What follows belongs to an exercise in optimizing a design on an open flow for small area, a short achievable clock period and few clock cycles per item; a production flow would make more cautious choices. Function was checked by simulation only, so behaviour that the tests miss may differ from the original. The series may have gaps, and a smaller design here may also do less where the tests do not look. Power and IR drop assume default switching activity.

==> flow/design.v, too long to show whole: its modules and the start of the top module <==
// module matrix_mul: 1937 lines
module matrix_mul (
    input wire clk,
    input wire rst_n,
    input wire [127:0] matrix_a,
    input wire [127:0] matrix_b,
    input wire start,
    output wire done,
    output reg [255:0] result
);
  // ...
==> flow/run.sh <==
#!/bin/bash
# synth_recipe.tcl (not shown) runs the flow's synth.tcl, then flattens the netlist and writes it again
# the make line also repeats each setting of config.mk as NAME=value (left out here)
make -C /OpenROAD-flow-scripts/flow DESIGN_CONFIG=/design/flow/config.mk WORK_HOME=/design/flow/orfs CLKGATE_MAP_FILE= SYNTH_SCRIPT=/design/flow/synth_recipe.tcl finish
==> flow/config.mk <==
export PLATFORM = sky130hd
export DESIGN_NAME = matrix_mul
export DESIGN_NICKNAME = matrix_mul
export VERILOG_FILES = /design/flow/design.v
export SDC_FILE = /design/flow/constraint.sdc
export NUM_CORES = 4
export LEC_CHECK = 0
export CAP_MARGIN = 20
export CORE_MARGIN = 2
export CORE_UTILIZATION = 40
export SLEW_MARGIN = 20
==> flow/constraint.sdc <==
create_clock -name core_clock -period 8.0 [get_ports {clk}]
set_input_delay 1.6000 -clock core_clock [delete_from_list [all_inputs] [get_ports {clk}]]
set_output_delay 1.6000 -clock core_clock [all_outputs]
set_load 0.01 [all_outputs]
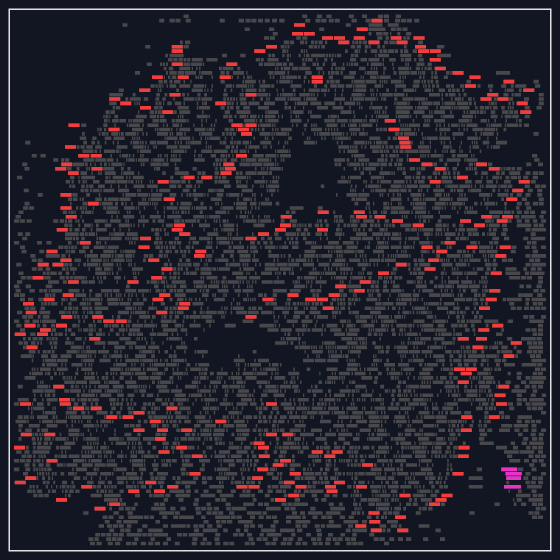
**Above:** run 1 (sequential cells grouped by signal name).
Other cells in gray.
magenta -> `st`  # sequential cells 4, where lower right
red -> `result`  # sequential cells 256, where widely spread
Core Util, Final: 49.27%
sequential share of cell area: 9.635%
P_seq: 2.94 mW

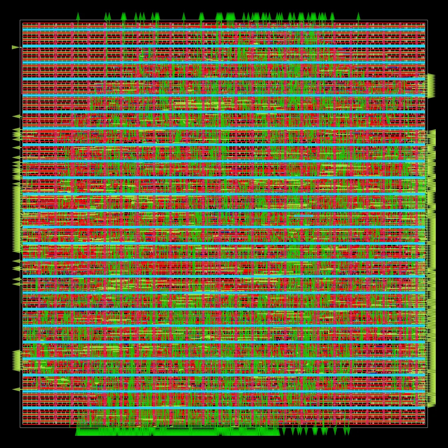
**Above:** run 1 (full-chip view from the flow's report step).
Finished Layout Cells: 7218
Die Ht: 337.1 um
Die X: 337.1 um
WL final: 144400 um

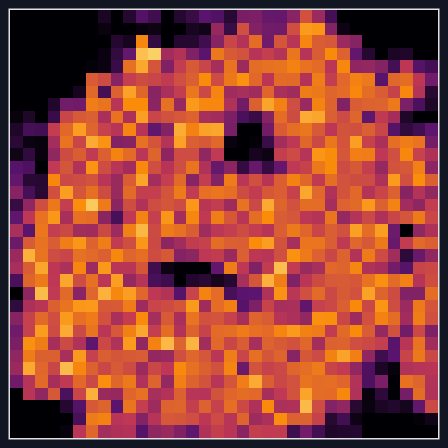
**Above:** run 1 (local utilization).
34 x 34 tiles, from black (low) to pale yellow (high), 0 to 100% covered.
nearly empty tiles = 11%
mean over tiles = 46%
tiles over 75% full = 7.0%
fullest tile = 90%
emptiest ninth of the die = upper left
Initial Util: 40.21%
core area: 0.1104 sq mm

==> impl_metrics.ini, run 1 <==
[run_status]
status = finished clean

[finish]
final_common_cell = inv_1
final_area_sq_mm = 0.05437
seq_cell_count = 260
layout-drive-gt1-share_pct = 7.089
largestClassByArea = multi-input combinational cells
seq_area_sq_mm = 0.005239
fin_nets = 7109
multi_input_cells = 3639

[detailed_routing]
wl_met3_um = 9406

[critical_path]
critPathKind = in -> reg
r2r_setup_slack_ps = 1470
cp-start-kind = primary input
crit_chain = clkdlybuf4s50_1 -> a22o_1 -> a221oi_4 -> buf_4 -> nor2_1 -> fa_1 -> inv_1 -> fa_1 -> fa_1 -> fa_1 -> inv_1 -> ha_1 -> a21o_1 -> a21oi_1 -> o21bai_1 -> a31oi_1 -> a21oi_1 -> nor4_1 -> a311oi_1
r2r_cells = 19

[cts]
numCtsBuffers = 41
cts.sinks = 260
cts_tree = yes
clk_latency_ps = 620

[pwr]
cellLeakagePower_nw = 25.83
p_per_area_mw_per_mm2 = 443.4
pwr-share-clk_pct = 8.1
powerClk_mw = 1.96
pwr.group.combinational_mw = 19.2
seq_power_share_pct = 12.2
p_int_mw = 12.01
irDropWorstVdd_uv = 318.3

[die]
taps = 1488

[grt]
grt_util_met2_pct = 43.80
track_usage_pct = 26.00
use_met3_pct = 4.015
antenna_found_initial = 9

[synthesis]
ys_seq_elements = 260
synth_mux_area_share_pct = 0.04511
syn_nets = 6657
yosys-top-cells-area = fa_1 (35%), dfxtp_1 (12%), ha_1 (10%)

[timing]
setup_viol = 0
maxSlewHeadroom_pct = 20.52
fin_tns_setup_ps = 0

[placed_design]
dp_slack_ps = 674.5
dp.cells = 7143
postPlaceCellArea_sq_mm = 0.05294

[run]
maxCapViolCount = 0
Testbench counts for the RTL of run 1, summed over its fixed seeds: cycles 1,528, items 256.
**Run 1: signal wires on met3**

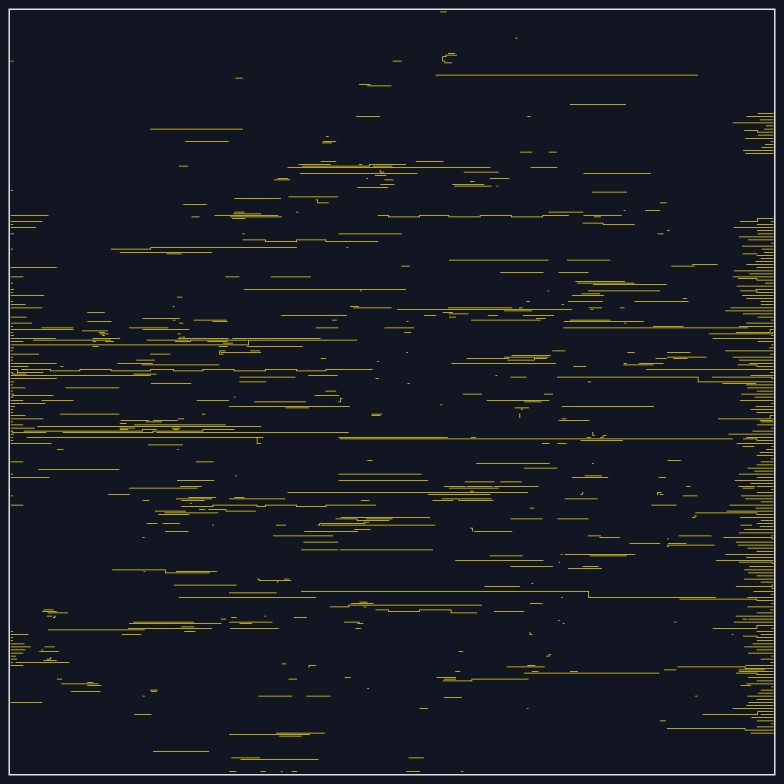

==> run 2, diff against run 1 <==
--- a/flow/config.mk
+++ b/flow/config.mk
@@ -9,3 +9,4 @@
 export CORE_MARGIN = 2
 export CORE_UTILIZATION = 40
+export SETUP_SLACK_MARGIN = 1.5
 export SLEW_MARGIN = 20
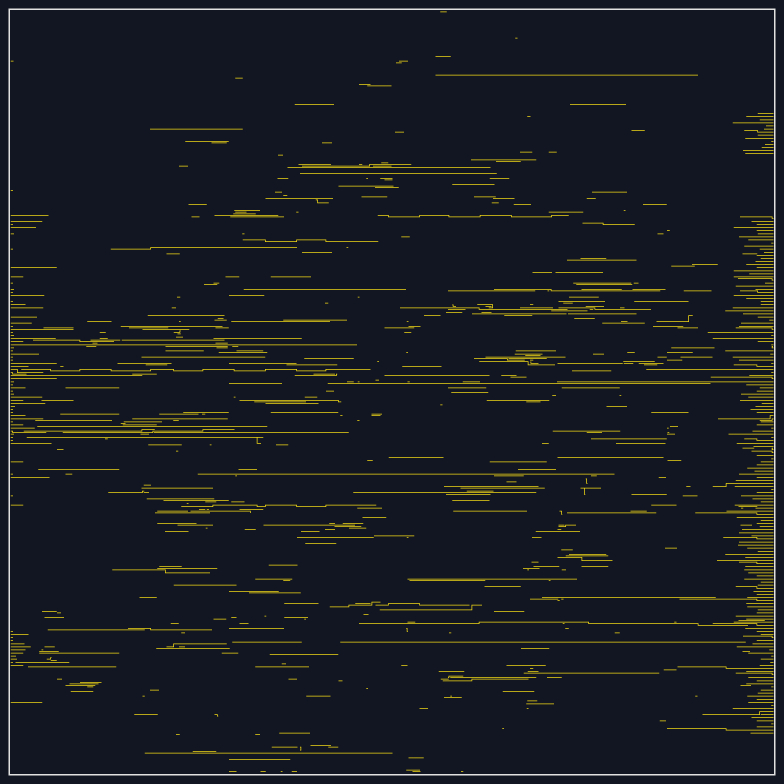
**Above:** run 2 (signal wires on met3).
nets with wire on the layer = 514
wire length on this layer = 10500 um
main direction = horizontal
share of all routed wire = 7.1%
WL final: 148300 um
Global Route met3 Usage: 4.032%
via count: 37133

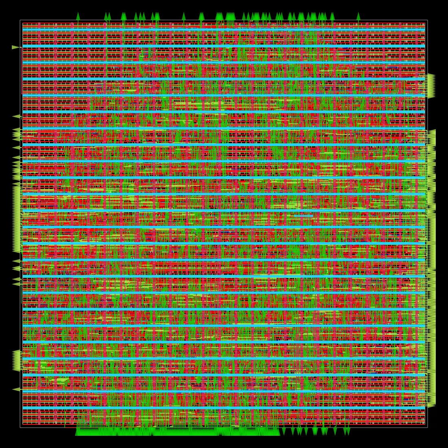
**Above:** run 2 (full-chip view from the flow's report step).
Finished Layout Cells: 7312
final std cell area, no fill: 0.05574 sq mm

==> run 2 against run 1 <==
Against the previous run: cell area increased by 2.5%; combinational power increased by 2%; fmax increased by 5.4%; register-to-register slack improved by 330 ps; count of clock-buffer cells in the layout unchanged; setup slack improved by 350 ps; non-clock buffer count increased by 93; sequential share of layout area decreased by 0.24 points; total power increased by 1.6%; clock power about the same; worst hold slack got worse by 1.8 ps; largest cell class unchanged.
==> impl_metrics.ini, run 2 <==
[finish]
num-clock-buffers = 58
final_util_pct = 50.51
seq_cell_count = 260
fillers = 10387
largestClassByArea = multi-input combinational cells
seq_area_sq_mm = 0.005239
multi_input_cells = 3640
final_common_cell = inv_1
layout-drive-gt1-share_pct = 8.710
seq_area_share_pct = 9.398
fin_nets = 7203

[pwr]
pg_seq_mw = 2.93
p_per_area_mw_per_mm2 = 439.3
pwr-share-clk_pct = 8.0
pwr.group.combinational_mw = 19.6
powerClk_mw = 1.96
irDropWorstVdd_uv = 318.4
seq_power_share_pct = 12.0
cellLeakagePower_nw = 26.53

[die]
start_util_pct = 40.21
die_h_um = 337.1
core-area_sq_mm = 0.1104
die_w_um = 337.1

[cts]
cts.sinks = 260
cts.hold.buffers_added = 0
numCtsBuffers = 41
cts-htree-levels = 2
cts_tree = yes

[placed_design]
dp.cells = 7143
postPlaceCellArea_sq_mm = 0.05294
dp_slack_ps = 674.5

[detailed_routing]
postRouteAntennaNets = 0
wl_met3_um = 10510
dr.pass1.iters = 5

[run]
maxCapViolCount = 0

[hold_path]
hp-class = reg -> reg

[synthesis]
synth_mux_area_share_pct = 0.04511
synthAdderAreaFrac_pct = 45.74
syn_nets = 6657
ys_seq_elements = 260
yosys-top-cells-area = fa_1 (35%), dfxtp_1 (12%), ha_1 (10%)

[critical_path]
r2r_setup_slack_ps = 1800
cp-start-kind = primary input
critPathKind = in -> reg
crit_chain = clkdlybuf4s50_1 -> a22o_1 -> a221oi_4 -> buf_8 -> nor2_1 -> fa_1 -> inv_1 -> fa_1 -> fa_1 -> fa_1 -> inv_1 -> ha_1 -> a2111oi_1 -> o211ai_1 -> nand3_1 -> a31oi_1 -> o21a_1 -> nor2_1 -> xnor2_1

[grt]
track_usage_pct = 26.10
grt_util_met2_pct = 43.93

[timing]
maxSlewHeadroom_pct = 36.64
fin_tns_setup_ps = 0

[run_status]
status = finished clean
**Run 2: clock wires, drivers and flops**

Scale bar: 100 um.
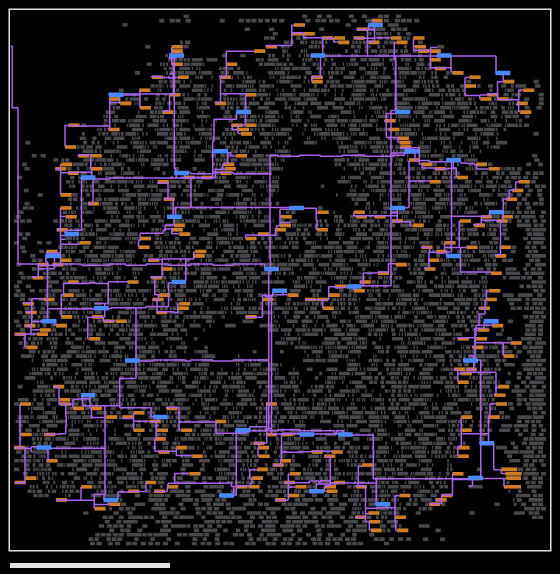

==> run 3, diff against run 2 <==
==> flow/flow/run.sh (new file) <==
#!/bin/bash
# The standard layout, with a 1x buffer (sky130_fd_sc_hd__buf_1) on every
# input and output port instead of the default delay buffer. make's output
# goes to standard.log; each ORFS step logs under orfs/logs/.
set -euo pipefail
export BUFFER_PORTS_ARGS="-buffer_cell sky130_fd_sc_hd__buf_1"
bash standard.sh finish > standard.log 2>&1
==> flow/standard.sh (new file) <==
#!/bin/bash
# synth_recipe.tcl (not shown) runs the flow's synth.tcl, then flattens the netlist and writes it again
# the make line also repeats each setting of config.mk as NAME=value (left out here)
make -C /OpenROAD-flow-scripts/flow DESIGN_CONFIG=/design/flow/config.mk WORK_HOME=/design/flow/orfs CLKGATE_MAP_FILE= SYNTH_SCRIPT=/design/flow/synth_recipe.tcl "${@:-finish}"
--- a/flow/config.mk
+++ b/flow/config.mk
@@ -9,4 +9,3 @@
 export CORE_MARGIN = 2
 export CORE_UTILIZATION = 40
-export SETUP_SLACK_MARGIN = 1.5
 export SLEW_MARGIN = 20
removed: flow/run.sh
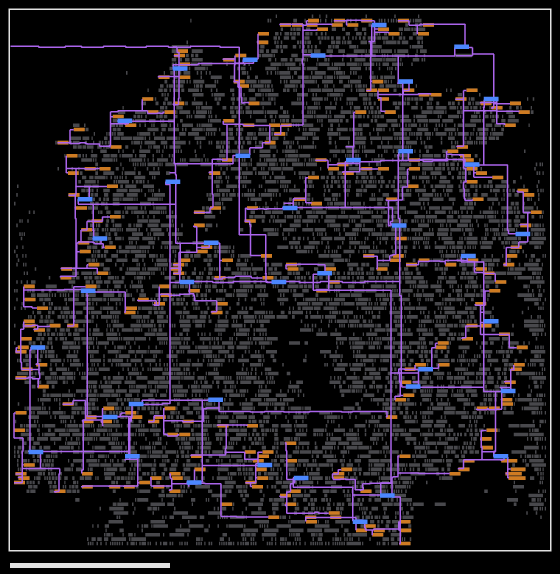
**Above:** run 3 (clock wires, drivers and flops).
Scale bar: 100 um.
purple -> clock wires  # length 6320 um
blue -> clock-net drivers  # count 40
orange -> flip-flops  # count 260
routed clock nets = 41
Setup Skew: 29.13 ps
later-pin clock latency in the skew report: 620 ps
clock power share: 8.7%
clock group total power: 2.03 mW

==> run 3 against run 2 <==
Against the previous run: global-route usage is 0.57 points lower; count of clock-buffer cells in the layout is 2 lower; clock skew is 2.5 ps higher; critical path depth is 1 lower; total power is 4.9% lower; first-iteration DRC count stayed put; sequential cell count stayed put; cell area is 8.5% lower; setup slack better by 14 ps; via count is 1.2% lower; non-clock buffer count is 113 lower; synthesized cell count stayed put; largest cell class unchanged; largest power group unchanged; highest routed layer is now met4.
==> impl_metrics.ini, run 3 <==
[finish]
multi_input_cells = 3639
final_area_sq_mm = 0.05103
largestClassByArea = multi-input combinational cells
seq_area_sq_mm = 0.005239
layout-drive-gt1-share_pct = 6.797
final_common_cell = inv_1
num-clock-buffers = 56
fin_nets = 7088
finalNonFillerCells = 7197
seq_cell_count = 260

[timing]
fin_tns_setup_ps = 0
setup_viol = 0

[synthesis]
ys_seq_elements = 260
synth_mux_area_share_pct = 0.04511
syn_nets = 6657
synthAdderAreaFrac_pct = 45.74

[pwr]
cellLeakagePower_nw = 24.37
pwr.group.combinational_mw = 18.4
seq_power_share_pct = 12.2
p_per_area_mw_per_mm2 = 456.7
pg_seq_mw = 2.84

[grt]
grt_util_met2_pct = 41.90
antenna_found_initial = 3

[cts]
cts.hold.buffers_added = 0
cts.sinks = 260
numCtsBuffers = 40
cts-htree-levels = 2

[critical_path]
r2r_cells = 19
critPathKind = in -> reg
cp-start-kind = primary input
r2r_setup_slack_ps = 1630

[die]
start_util_pct = 40.21
taps = 1488
core-area_sq_mm = 0.1104

[run_status]
status = finished clean

[run]
maxCapViolCount = 0

[placed_design]
postPlaceCellArea_sq_mm = 0.04957

[detailed_routing]
wl_met3_um = 9758
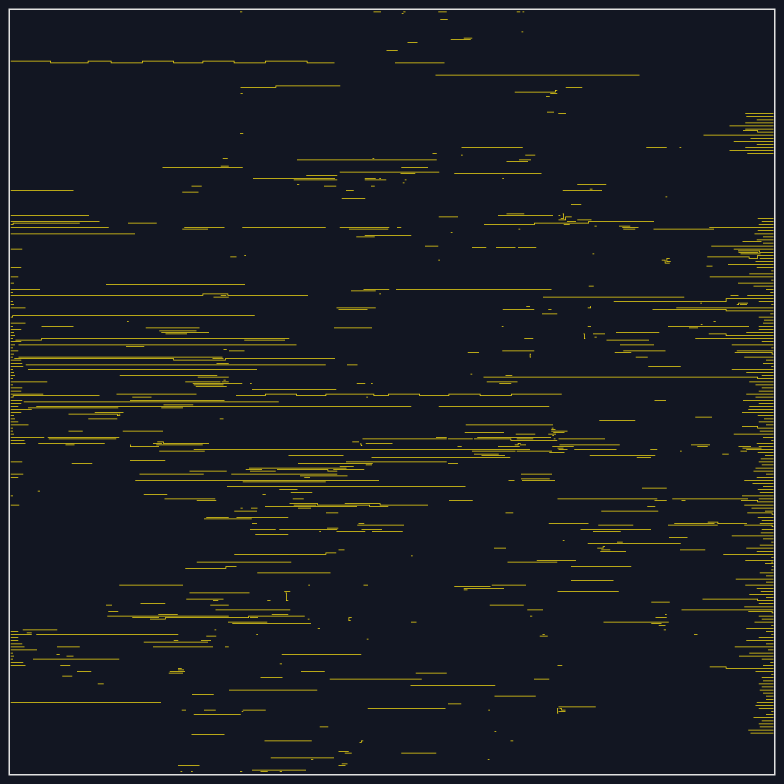
**Above:** run 3 (signal wires on met3).
nets with wire on the layer = 516
wire length on this layer = 9760 um
share of all routed wire = 6.9%
Global Route met3 Usage: 4.290%
via count: 36671
WL final: 142300 um

==> separate check: timing with driven ports <==
Ports are ideal in the flow. The routed layouts listed here were re-timed in OpenROAD. Step 1 assumes that a clkbuf_16 drives the clock port and a buf_2 every other input. Step 2 moves the port delays by t, midway between the first and last clock arrival at a register: inputs arrive t later, outputs are due t later. That takes back most of the time a late clock gives input paths. Three values: no drivers, after step 1, after step 2; two values: the first two.
| run | t (ns) | slack for setup (ns) | slew at the worst register clock pin (ns) | cell pins on the clock port's net |
|---|---|---|---|---|
| run 1 | 0.677 | 1.245 / 1.287 / 0.610 | 0.06 / 0.06 | 1 |
| run 2 | 0.676 | 1.592 / 1.631 / 0.955 | 0.06 / 0.06 | 1 |
| run 3 | 0.679 | 1.606 / 1.629 / 0.977 | 0.07 / 0.07 | 1 |
After both steps setup and hold are still met in every run listed. For run 2, which loses most, drivers alone change the setup slack by +0.039 ns; drivers and shift together by -0.637 ns.
